What follows belongs to an exercise in optimizing a design on an open flow for small area and a short achievable clock period; a production flow would make more cautious choices. At most, simulation tests tie the RTL to the original design; equivalence was not proved. Some runs may be left out. An edit can pass the tests and still lose a function that they never use. Function not checked in run 2: the RTL went through the layout flow alone.

==> run_1/placement.png <==
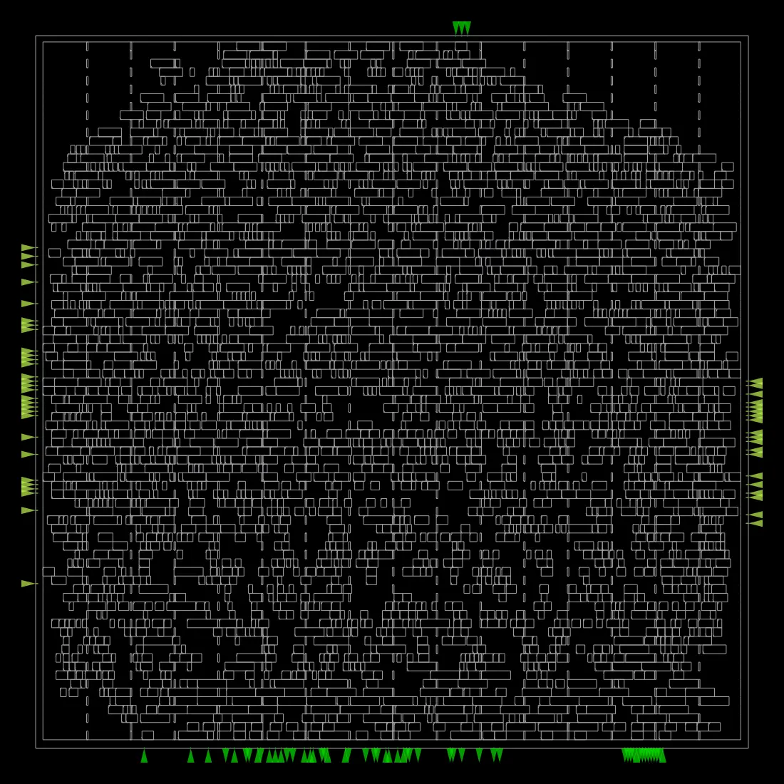
==> run_1/layer_met1.png <==
(3 px per um) Supply wires on this layer in grey. Cells faint in the background.
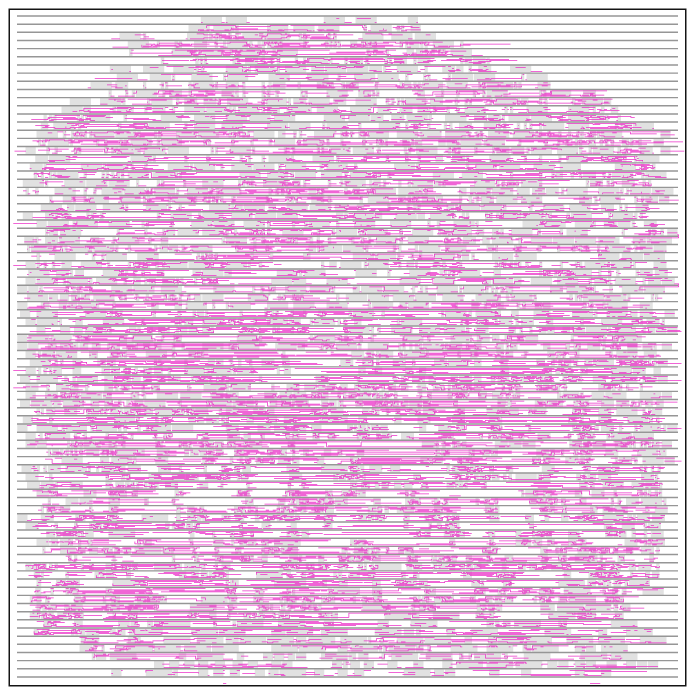
==> run_1/wires.png <==
(2 px per um)
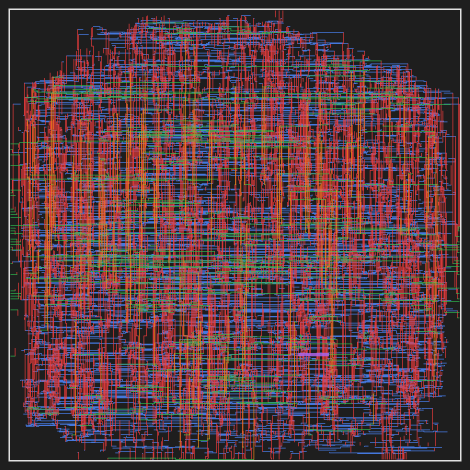
--- design.v ---
module alu #(parameter DATA_WIDTH = 32, OP = 3)
(
    input wire start,
    input wire clk,
    input wire reset_n,
    input wire [DATA_WIDTH - 1 : 0] A,
    input wire [DATA_WIDTH - 1 : 0] B,
    input wire [OP - 1 : 0] op,
    output reg [DATA_WIDTH - 1 : 0] result,
    output reg done
);
  localparam AND = 3'b000;   
  localparam OR  = 3'b001;   
  localparam ADD = 3'b010;   
  localparam NOP = 3'b011;   
  localparam SUB = 3'b100;   
  localparam MUL = 3'b101;   
  localparam SLT = 3'b110;   
  reg done_reg;
  reg [DATA_WIDTH - 1 : 0] result_reg;
  always @(posedge clk or negedge reset_n) begin
    if (!reset_n) begin
      result_reg <= 32'h00000000;
    end
    else begin
      if(start) begin
        case (op)
          AND: result_reg <=  A & B;
          OR : result_reg <=  A | B;
          ADD: result_reg <=  A + B;
          SUB: result_reg <=  A - B;
          MUL: result_reg <=  A * B;
          SLT: result_reg <= (A < B) ? 32'b1 : 32'b0;
          default: result_reg <= 32'h00000000;
        endcase
      end
    end
  end
  always @(posedge clk or negedge reset_n) begin
    if(!reset_n) begin
      done_reg <= 1'b0;
    end
    else begin
      if(start && (op != NOP)) begin
        done_reg <= 1'b1;
      end
      else begin
        done_reg <= 1'b0;
      end
    end
  end
  always @(posedge clk or negedge reset_n) begin
    if (!reset_n) begin
      done <= 1'b0;
    end
    else begin
      done <= done_reg;
    end
  end
  always @(posedge clk or negedge reset_n) begin
    if (!reset_n) begin
      result <= 32'h00000000;
    end
    else begin
      result <= result_reg;
    end
  end
endmodule
--- run.sh ---
#!/bin/bash
# synth_recipe.tcl (not shown) runs the flow's synth.tcl, then flattens the netlist and writes it again
# the make line also repeats each setting of config.mk as NAME=value (left out here)
make -C /OpenROAD-flow-scripts/flow DESIGN_CONFIG=/design/flow/config.mk WORK_HOME=/design/flow/orfs CLKGATE_MAP_FILE= SYNTH_SCRIPT=/design/flow/synth_recipe.tcl finish
--- config.mk ---
export PLATFORM = sky130hd
export DESIGN_NAME = alu
export DESIGN_NICKNAME = alu
export VERILOG_FILES = /design/flow/design.v
export SDC_FILE = /design/flow/constraint.sdc
export NUM_CORES = 4
export LEC_CHECK = 0
export CAP_MARGIN = 20
export CORE_MARGIN = 2
export CORE_UTILIZATION = 45
export SLEW_MARGIN = 20
--- constraint.sdc ---
create_clock -name core_clock -period 9.5 [get_ports {clk}]
set_input_delay 1.9000 -clock core_clock [delete_from_list [all_inputs] [get_ports {clk}]]
set_output_delay 1.9000 -clock core_clock [all_outputs]
set_load 0.01 [all_outputs]
==> flow_summary.toml, run 1 <==
[outcome]
outcome = "timing/DRC/antenna clean"

[layout]
fin_area_um2 = 25030
sh_seq_area_pct = 6.600
final_common_cell = "inv_1"

[clock_network]
cts_setup_buffers = 0
cts.clk_slew.worst_paths_ns = 0.06
cts_hold_buffers = 0
clock_latency_ns = 0.35

[flow_run]
maxCapViolations = 0

[logic_synthesis]
synthXorXnorAreaFrac_pct = 3.824
post-synth-top-count-cell = "inv_1"

[floorplanning]
start_util_pct = 45.29
io_pins = 103

[global_routing]
grt_pass1_wl_um = 132300
gr-usage-met3_pct = 6.206

[drt]
top_layer = "met5"
drc = 0
met2RoutedLength_um = 41210
vias_per_cell = 5.825

[place]
dp.cells = 3396
portBuffers = 102

[timing]
worst_slew_pin_slew_ns = 1.197
fin_setup_tns_ns = 0

[hold_path]
min_to = "done"
hold_path_class = "reg -> reg"

[setup_path]
critPathCapture = "result_reg[30]"
worst_path_most_repeated_cell = "fa_1"
## Picture notes: placement.png
final core utilization: 51.55%
n_taps: 622
site row count: 81
non-filler cells, final: 3412

## Picture notes: layer_met1.png
3140 nets have wire on it. The longest straight run is 78.2 um. The wires run mostly horizontal. The layer carries 34.4 mm of wire. The layer holds 39% of the routed length.
vias after detailed routing: 19874
final WL: 87820 um
GRT met1 Usage: 45.72%

## Picture notes: wires.png
Green is metal 3, wire length 7100 um. Purple is metal 5, wire length 13.8 um. Red is metal 2, wire length 41.2 mm. Blue is metal 1, wire length 34.4 mm. Orange is metal 4, wire length 5130 um.
Avg WL per Cell: 25.74 um
GRT Total Usage: 35.73%

==> run 2: too many edits to list; what changed since run 1 <==
design.v: 68 -> 1140 lines; modules unchanged: 0
  alu: edited, 68 -> 64 lines
  mul_cs: new, 820 lines
  csa_fa: new, 4 lines
  pfx_add: new, 252 lines
==> module csa_fa as of run 2 <==
module csa_fa (input wire a, input wire b, input wire c, output wire s, output wire co);
  assign s  = a ^ b ^ c;
  assign co = (a & b) | (a & c) | (b & c);
endmodule
==> module pfx_add as of run 2 <==
module pfx_add (input wire [30:0] g, input wire [31:0] p, output wire [31:0] s);
  wire G0_1 = g[1] | (p[1] & g[0]);
  wire G0_2 = g[2] | (p[2] & g[1]);
  wire P0_2 = p[2] & p[1];
  wire G0_3 = g[3] | (p[3] & g[2]);
  wire P0_3 = p[3] & p[2];
  wire G0_4 = g[4] | (p[4] & g[3]);
  wire P0_4 = p[4] & p[3];
  wire G0_5 = g[5] | (p[5] & g[4]);
  wire P0_5 = p[5] & p[4];
  wire G0_6 = g[6] | (p[6] & g[5]);
  wire P0_6 = p[6] & p[5];
  wire G0_7 = g[7] | (p[7] & g[6]);
  wire P0_7 = p[7] & p[6];
  wire G0_8 = g[8] | (p[8] & g[7]);
  wire P0_8 = p[8] & p[7];
  wire G0_9 = g[9] | (p[9] & g[8]);
  wire P0_9 = p[9] & p[8];
  wire G0_10 = g[10] | (p[10] & g[9]);
  wire P0_10 = p[10] & p[9];
  wire G0_11 = g[11] | (p[11] & g[10]);
  wire P0_11 = p[11] & p[10];
  wire G0_12 = g[12] | (p[12] & g[11]);
  wire P0_12 = p[12] & p[11];
  wire G0_13 = g[13] | (p[13] & g[12]);
  wire P0_13 = p[13] & p[12];
  wire G0_14 = g[14] | (p[14] & g[13]);
  wire P0_14 = p[14] & p[13];
  wire G0_15 = g[15] | (p[15] & g[14]);
  wire P0_15 = p[15] & p[14];
  wire G0_16 = g[16] | (p[16] & g[15]);
  wire P0_16 = p[16] & p[15];
  wire G0_17 = g[17] | (p[17] & g[16]);
  wire P0_17 = p[17] & p[16];
  wire G0_18 = g[18] | (p[18] & g[17]);
  wire P0_18 = p[18] & p[17];
  wire G0_19 = g[19] | (p[19] & g[18]);
  wire P0_19 = p[19] & p[18];
  wire G0_20 = g[20] | (p[20] & g[19]);
  wire P0_20 = p[20] & p[19];
  wire G0_21 = g[21] | (p[21] & g[20]);
  wire P0_21 = p[21] & p[20];
  wire G0_22 = g[22] | (p[22] & g[21]);
  wire P0_22 = p[22] & p[21];
  wire G0_23 = g[23] | (p[23] & g[22]);
  wire P0_23 = p[23] & p[22];
  wire G0_24 = g[24] | (p[24] & g[23]);
  wire P0_24 = p[24] & p[23];
  wire G0_25 = g[25] | (p[25] & g[24]);
  wire P0_25 = p[25] & p[24];
  wire G0_26 = g[26] | (p[26] & g[25]);
  wire P0_26 = p[26] & p[25];
  wire G0_27 = g[27] | (p[27] & g[26]);
  wire P0_27 = p[27] & p[26];
  wire G0_28 = g[28] | (p[28] & g[27]);
  wire P0_28 = p[28] & p[27];
  wire G0_29 = g[29] | (p[29] & g[28]);
  wire P0_29 = p[29] & p[28];
  wire G0_30 = g[30] | (p[30] & g[29]);
  wire P0_30 = p[30] & p[29];
  wire G1_2 = G0_2 | (P0_2 & g[0]);
  wire G1_3 = G0_3 | (P0_3 & G0_1);
  wire G1_4 = G0_4 | (P0_4 & G0_2);
  wire P1_4 = P0_4 & P0_2;
  wire G1_5 = G0_5 | (P0_5 & G0_3);
  wire P1_5 = P0_5 & P0_3;
  wire G1_6 = G0_6 | (P0_6 & G0_4);
  wire P1_6 = P0_6 & P0_4;
  wire G1_7 = G0_7 | (P0_7 & G0_5);
  wire P1_7 = P0_7 & P0_5;
  wire G1_8 = G0_8 | (P0_8 & G0_6);
  wire P1_8 = P0_8 & P0_6;
  wire G1_9 = G0_9 | (P0_9 & G0_7);
  wire P1_9 = P0_9 & P0_7;
  wire G1_10 = G0_10 | (P0_10 & G0_8);
  wire P1_10 = P0_10 & P0_8;
  wire G1_11 = G0_11 | (P0_11 & G0_9);
  wire P1_11 = P0_11 & P0_9;
  wire G1_12 = G0_12 | (P0_12 & G0_10);
  wire P1_12 = P0_12 & P0_10;
  wire G1_13 = G0_13 | (P0_13 & G0_11);
  wire P1_13 = P0_13 & P0_11;
  wire G1_14 = G0_14 | (P0_14 & G0_12);
  wire P1_14 = P0_14 & P0_12;
  wire G1_15 = G0_15 | (P0_15 & G0_13);
  wire P1_15 = P0_15 & P0_13;
  wire G1_16 = G0_16 | (P0_16 & G0_14);
  wire P1_16 = P0_16 & P0_14;
  wire G1_17 = G0_17 | (P0_17 & G0_15);
  wire P1_17 = P0_17 & P0_15;
  wire G1_18 = G0_18 | (P0_18 & G0_16);
  wire P1_18 = P0_18 & P0_16;
  wire G1_19 = G0_19 | (P0_19 & G0_17);
  wire P1_19 = P0_19 & P0_17;
  wire G1_20 = G0_20 | (P0_20 & G0_18);
  wire P1_20 = P0_20 & P0_18;
  wire G1_21 = G0_21 | (P0_21 & G0_19);
  wire P1_21 = P0_21 & P0_19;
  wire G1_22 = G0_22 | (P0_22 & G0_20);
  wire P1_22 = P0_22 & P0_20;
  wire G1_23 = G0_23 | (P0_23 & G0_21);
  wire P1_23 = P0_23 & P0_21;
  wire G1_24 = G0_24 | (P0_24 & G0_22);
  wire P1_24 = P0_24 & P0_22;
  wire G1_25 = G0_25 | (P0_25 & G0_23);
  wire P1_25 = P0_25 & P0_23;
  wire G1_26 = G0_26 | (P0_26 & G0_24);
  wire P1_26 = P0_26 & P0_24;
  wire G1_27 = G0_27 | (P0_27 & G0_25);
  wire P1_27 = P0_27 & P0_25;
  wire G1_28 = G0_28 | (P0_28 & G0_26);
  wire P1_28 = P0_28 & P0_26;
  wire G1_29 = G0_29 | (P0_29 & G0_27);
  wire P1_29 = P0_29 & P0_27;
  wire G1_30 = G0_30 | (P0_30 & G0_28);
  wire P1_30 = P0_30 & P0_28;
  wire G2_4 = G1_4 | (P1_4 & g[0]);
  wire G2_5 = G1_5 | (P1_5 & G0_1);
  wire G2_6 = G1_6 | (P1_6 & G1_2);
  wire G2_7 = G1_7 | (P1_7 & G1_3);
  wire G2_8 = G1_8 | (P1_8 & G1_4);
  wire P2_8 = P1_8 & P1_4;
  wire G2_9 = G1_9 | (P1_9 & G1_5);
  wire P2_9 = P1_9 & P1_5;
  wire G2_10 = G1_10 | (P1_10 & G1_6);
  wire P2_10 = P1_10 & P1_6;
  wire G2_11 = G1_11 | (P1_11 & G1_7);
  wire P2_11 = P1_11 & P1_7;
  wire G2_12 = G1_12 | (P1_12 & G1_8);
  wire P2_12 = P1_12 & P1_8;
  wire G2_13 = G1_13 | (P1_13 & G1_9);
  wire P2_13 = P1_13 & P1_9;
  wire G2_14 = G1_14 | (P1_14 & G1_10);
  wire P2_14 = P1_14 & P1_10;
  wire G2_15 = G1_15 | (P1_15 & G1_11);
  wire P2_15 = P1_15 & P1_11;
  wire G2_16 = G1_16 | (P1_16 & G1_12);
  wire P2_16 = P1_16 & P1_12;
  wire G2_17 = G1_17 | (P1_17 & G1_13);
  wire P2_17 = P1_17 & P1_13;
  wire G2_18 = G1_18 | (P1_18 & G1_14);
  wire P2_18 = P1_18 & P1_14;
  wire G2_19 = G1_19 | (P1_19 & G1_15);
  wire P2_19 = P1_19 & P1_15;
  wire G2_20 = G1_20 | (P1_20 & G1_16);
  wire P2_20 = P1_20 & P1_16;
  wire G2_21 = G1_21 | (P1_21 & G1_17);
  wire P2_21 = P1_21 & P1_17;
  wire G2_22 = G1_22 | (P1_22 & G1_18);
  wire P2_22 = P1_22 & P1_18;
  wire G2_23 = G1_23 | (P1_23 & G1_19);
  wire P2_23 = P1_23 & P1_19;
  wire G2_24 = G1_24 | (P1_24 & G1_20);
  wire P2_24 = P1_24 & P1_20;
  wire G2_25 = G1_25 | (P1_25 & G1_21);
  wire P2_25 = P1_25 & P1_21;
  wire G2_26 = G1_26 | (P1_26 & G1_22);
  wire P2_26 = P1_26 & P1_22;
  wire G2_27 = G1_27 | (P1_27 & G1_23);
  wire P2_27 = P1_27 & P1_23;
  wire G2_28 = G1_28 | (P1_28 & G1_24);
  wire P2_28 = P1_28 & P1_24;
  wire G2_29 = G1_29 | (P1_29 & G1_25);
  wire P2_29 = P1_29 & P1_25;
  wire G2_30 = G1_30 | (P1_30 & G1_26);
  wire P2_30 = P1_30 & P1_26;
  wire G3_8 = G2_8 | (P2_8 & g[0]);
  wire G3_9 = G2_9 | (P2_9 & G0_1);
  wire G3_10 = G2_10 | (P2_10 & G1_2);
  wire G3_11 = G2_11 | (P2_11 & G1_3);
  wire G3_12 = G2_12 | (P2_12 & G2_4);
  wire G3_13 = G2_13 | (P2_13 & G2_5);
  wire G3_14 = G2_14 | (P2_14 & G2_6);
  wire G3_15 = G2_15 | (P2_15 & G2_7);
  wire G3_16 = G2_16 | (P2_16 & G2_8);
  wire P3_16 = P2_16 & P2_8;
  wire G3_17 = G2_17 | (P2_17 & G2_9);
  wire P3_17 = P2_17 & P2_9;
  wire G3_18 = G2_18 | (P2_18 & G2_10);
  wire P3_18 = P2_18 & P2_10;
  wire G3_19 = G2_19 | (P2_19 & G2_11);
  wire P3_19 = P2_19 & P2_11;
  wire G3_20 = G2_20 | (P2_20 & G2_12);
  wire P3_20 = P2_20 & P2_12;
  wire G3_21 = G2_21 | (P2_21 & G2_13);
  wire P3_21 = P2_21 & P2_13;
  wire G3_22 = G2_22 | (P2_22 & G2_14);
  wire P3_22 = P2_22 & P2_14;
  wire G3_23 = G2_23 | (P2_23 & G2_15);
  wire P3_23 = P2_23 & P2_15;
  wire G3_24 = G2_24 | (P2_24 & G2_16);
  wire P3_24 = P2_24 & P2_16;
  wire G3_25 = G2_25 | (P2_25 & G2_17);
  wire P3_25 = P2_25 & P2_17;
  wire G3_26 = G2_26 | (P2_26 & G2_18);
  wire P3_26 = P2_26 & P2_18;
  wire G3_27 = G2_27 | (P2_27 & G2_19);
  wire P3_27 = P2_27 & P2_19;
  wire G3_28 = G2_28 | (P2_28 & G2_20);
  wire P3_28 = P2_28 & P2_20;
  wire G3_29 = G2_29 | (P2_29 & G2_21);
  wire P3_29 = P2_29 & P2_21;
  wire G3_30 = G2_30 | (P2_30 & G2_22);
  wire P3_30 = P2_30 & P2_22;
  wire G4_16 = G3_16 | (P3_16 & g[0]);
  wire G4_17 = G3_17 | (P3_17 & G0_1);
  wire G4_18 = G3_18 | (P3_18 & G1_2);
  wire G4_19 = G3_19 | (P3_19 & G1_3);
  wire G4_20 = G3_20 | (P3_20 & G2_4);
  wire G4_21 = G3_21 | (P3_21 & G2_5);
  wire G4_22 = G3_22 | (P3_22 & G2_6);
  wire G4_23 = G3_23 | (P3_23 & G2_7);
  wire G4_24 = G3_24 | (P3_24 & G3_8);
  wire G4_25 = G3_25 | (P3_25 & G3_9);
  wire G4_26 = G3_26 | (P3_26 & G3_10);
  wire G4_27 = G3_27 | (P3_27 & G3_11);
  wire G4_28 = G3_28 | (P3_28 & G3_12);
  wire G4_29 = G3_29 | (P3_29 & G3_13);
  wire G4_30 = G3_30 | (P3_30 & G3_14);
  assign s[0] = p[0];
  assign s[1] = p[1] ^ g[0];
  assign s[2] = p[2] ^ G0_1;
  assign s[3] = p[3] ^ G1_2;
  assign s[4] = p[4] ^ G1_3;
  assign s[5] = p[5] ^ G2_4;
  assign s[6] = p[6] ^ G2_5;
  assign s[7] = p[7] ^ G2_6;
  assign s[8] = p[8] ^ G2_7;
  assign s[9] = p[9] ^ G3_8;
  assign s[10] = p[10] ^ G3_9;
  assign s[11] = p[11] ^ G3_10;
  assign s[12] = p[12] ^ G3_11;
  assign s[13] = p[13] ^ G3_12;
  assign s[14] = p[14] ^ G3_13;
  assign s[15] = p[15] ^ G3_14;
  assign s[16] = p[16] ^ G3_15;
  assign s[17] = p[17] ^ G4_16;
  assign s[18] = p[18] ^ G4_17;
  assign s[19] = p[19] ^ G4_18;
  assign s[20] = p[20] ^ G4_19;
  assign s[21] = p[21] ^ G4_20;
  assign s[22] = p[22] ^ G4_21;
  assign s[23] = p[23] ^ G4_22;
  assign s[24] = p[24] ^ G4_23;
  assign s[25] = p[25] ^ G4_24;
  assign s[26] = p[26] ^ G4_25;
  assign s[27] = p[27] ^ G4_26;
  assign s[28] = p[28] ^ G4_27;
  assign s[29] = p[29] ^ G4_28;
  assign s[30] = p[30] ^ G4_29;
  assign s[31] = p[31] ^ G4_30;
endmodule
==> module alu as of run 2 <==
module alu #(parameter DATA_WIDTH = 32, OP = 3)
(
    input wire start,
    input wire clk,
    input wire reset_n,
    input wire [DATA_WIDTH - 1 : 0] A,
    input wire [DATA_WIDTH - 1 : 0] B,
    input wire [OP - 1 : 0] op,
    output wire [DATA_WIDTH - 1 : 0] result,
    output reg done
);
  wire in_mul = (op == 3'b101);
  wire [32:0] bx = {B, 1'b0};
  reg [31:0] a_r;
  reg [2:0]  op_r;
  reg [15:0] bone_r, btwo_r, nneg_r;
  reg        done_reg;
  integer k;
  always @(posedge clk) begin
    a_r  <= A;
    op_r <= op;
    for (k = 0; k < 16; k = k + 1) begin
      bone_r[k] <= bx[2*k+1] ^ (bx[2*k] & in_mul);
      btwo_r[k] <= (bx[2*k+2] ^ bx[2*k+1]) & ~(bx[2*k+1] ^ bx[2*k]);
      nneg_r[k] <= ~bx[2*k+2];
    end
  end
  always @(posedge clk or negedge reset_n) begin
    if (!reset_n) done_reg <= 1'b0;
    else          done_reg <= start && (op != 3'b011);
  end
  wire [31:0] b_r;
  genvar gb;
  generate for (gb = 0; gb < 16; gb = gb + 1) begin : brec
    assign b_r[2*gb]   = bone_r[gb];
    assign b_r[2*gb+1] = ~nneg_r[gb];
  end endgenerate
  wire [31:0] mg, mp;
  mul_cs u_mul (.a(a_r), .bone(bone_r), .btwo(btwo_r), .nneg(nneg_r), .g(mg), .p(mp));
  wire is_and = (op_r == 3'b000);
  wire is_or  = (op_r == 3'b001);
  wire is_add = (op_r == 3'b010);
  wire is_sub = (op_r == 3'b100);
  wire is_mul = (op_r == 3'b101);
  wire is_slt = (op_r == 3'b110);
  wire lt = a_r < b_r;
  wire [31:0] ab_and = a_r & b_r;
  wire [31:0] ab_xor = a_r ^ b_r;
  wire [31:0] ab_andn = a_r & ~b_r;
  wire [31:0] ng = ({32{is_add}} & ab_and) | ({32{is_sub}} & {ab_andn[31:1], a_r[0] | ~b_r[0]});
  wire [31:0] np = ({32{is_add}} & ab_xor) | ({32{is_sub}} & {~ab_xor[31:1], ab_xor[0]})
                 | ({32{is_and}} & ab_and) | ({32{is_or}} & (a_r | b_r)) | {31'b0, is_slt & lt};
  reg [30:0] g_r;
  reg [31:0] p_r;
  always @(posedge clk) begin
    g_r <= is_mul ? mg[30:0] : ng[30:0];
    p_r <= is_mul ? mp : np;
  end
  always @(posedge clk or negedge reset_n) begin
    if (!reset_n) done <= 1'b0;
    else          done <= done_reg;
  end
  pfx_add u_add (.g(g_r), .p(p_r), .s(result));
endmodule
--- a/config.mk
+++ b/config.mk
@@ -9,3 +9,6 @@
 export CORE_MARGIN = 2
 export CORE_UTILIZATION = 45
+export SETUP_SLACK_MARGIN = 3
 export SLEW_MARGIN = 20
+export SYNTH_HIERARCHICAL = 1
+export SYNTH_MINIMUM_KEEP_SIZE = 0
==> run_2/placement.png <==
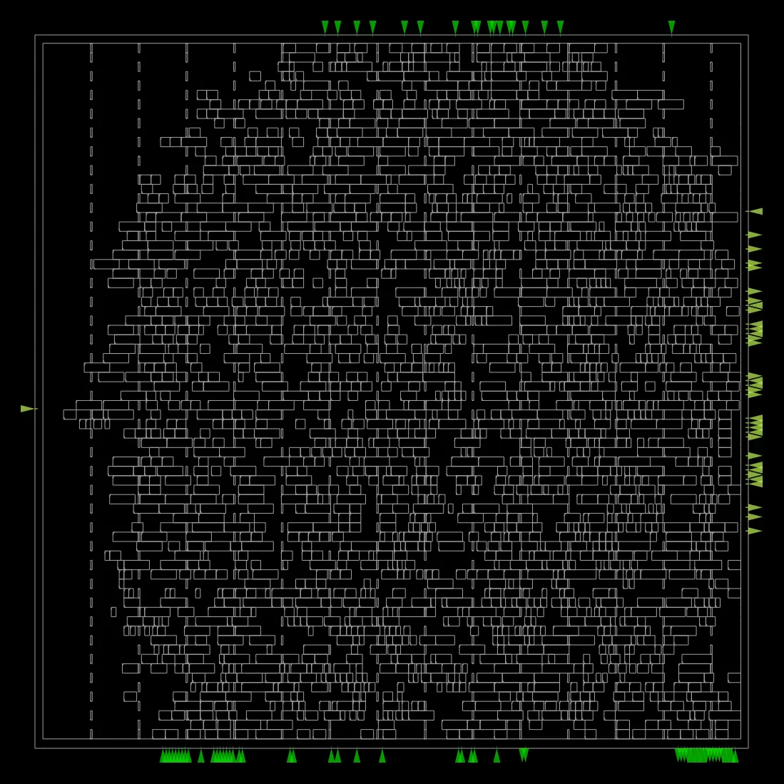
final core utilization: 50.06%
non-filler cells, final: 2553
site row count: 74

==> flow_summary.toml, run 2 <==
[outcome]
outcome = "timing/DRC/antenna clean"

[clock_network]
clock_latency_ns = 0.46
cts.clk_slew.worst_paths_ns = 0.07
cts_setup_buffers = 0
cts_hold_buffers = 0

[flow_run]
maxCapViolations = 0

[place]
portBuffers = 102
dp.cells = 2521

[setup_path]
worst_path_most_repeated_cell = "fa_1"

[drt]
drc = 0
top_layer = "met4"
vias_per_cell = 6.063
met2RoutedLength_um = 30120
wirelength_um = 64980
vias = 15478

[hold_path]
min_to = "done"

[floorplanning]
start_util_pct = 45.36
io_pins = 103

[layout]
final_common_cell = "xnor2_1"
fin_area_um2 = 20350
sh_seq_area_pct = 14.66
==> run_2/congestion.png <==
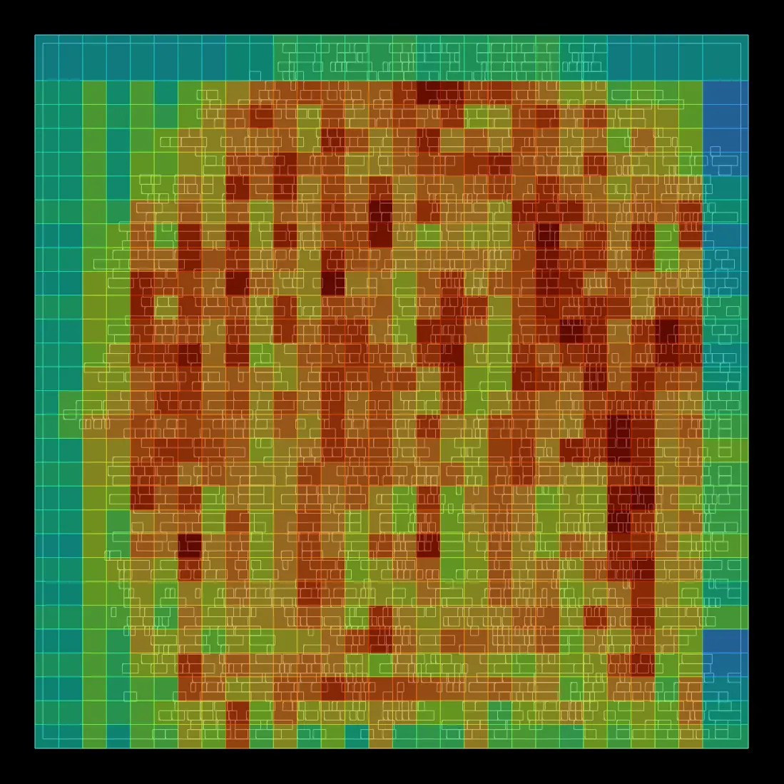
GRT met1 Usage: 42.49%
GRT Total Usage: 31.23%
GR peak layer: met2
GR Util met2: 49.44%
routing usage on met3: 4.746%

what the ideal ports hide:
No port has a modelled driver above. Below, the same layouts with a new extraction and two added sets of constraints. Step 1 sets driving cells, clkbuf_16 on the clock port and buf_2 on the other inputs (assumed; they add their load-dependent delay and slew). Step 2, shift: input delay + t, output delay - t, t = (earliest + latest rising clock arrival at the registers) / 2. This alone moves slack from input paths to output paths. Slacks: ideal / step 1 / step 2; pairs: ideal / step 1.
run | t, ns | setup slack, ns | worst setup path at the end | latest minus earliest clock arrival (ns)
run 1 | 0.378 | 0.388 / 0.389 / 0.012 | input to register | 0.013 / 0.013
run 2 | 0.512 | 3.423 / 3.423 / 3.423 | register to register | 0.015 / 0.015
After both steps setup and hold are still met in every run listed. The setup slack of run 1, which loses most, moves by +0.001 ns with the drivers and by -0.376 ns with both steps.
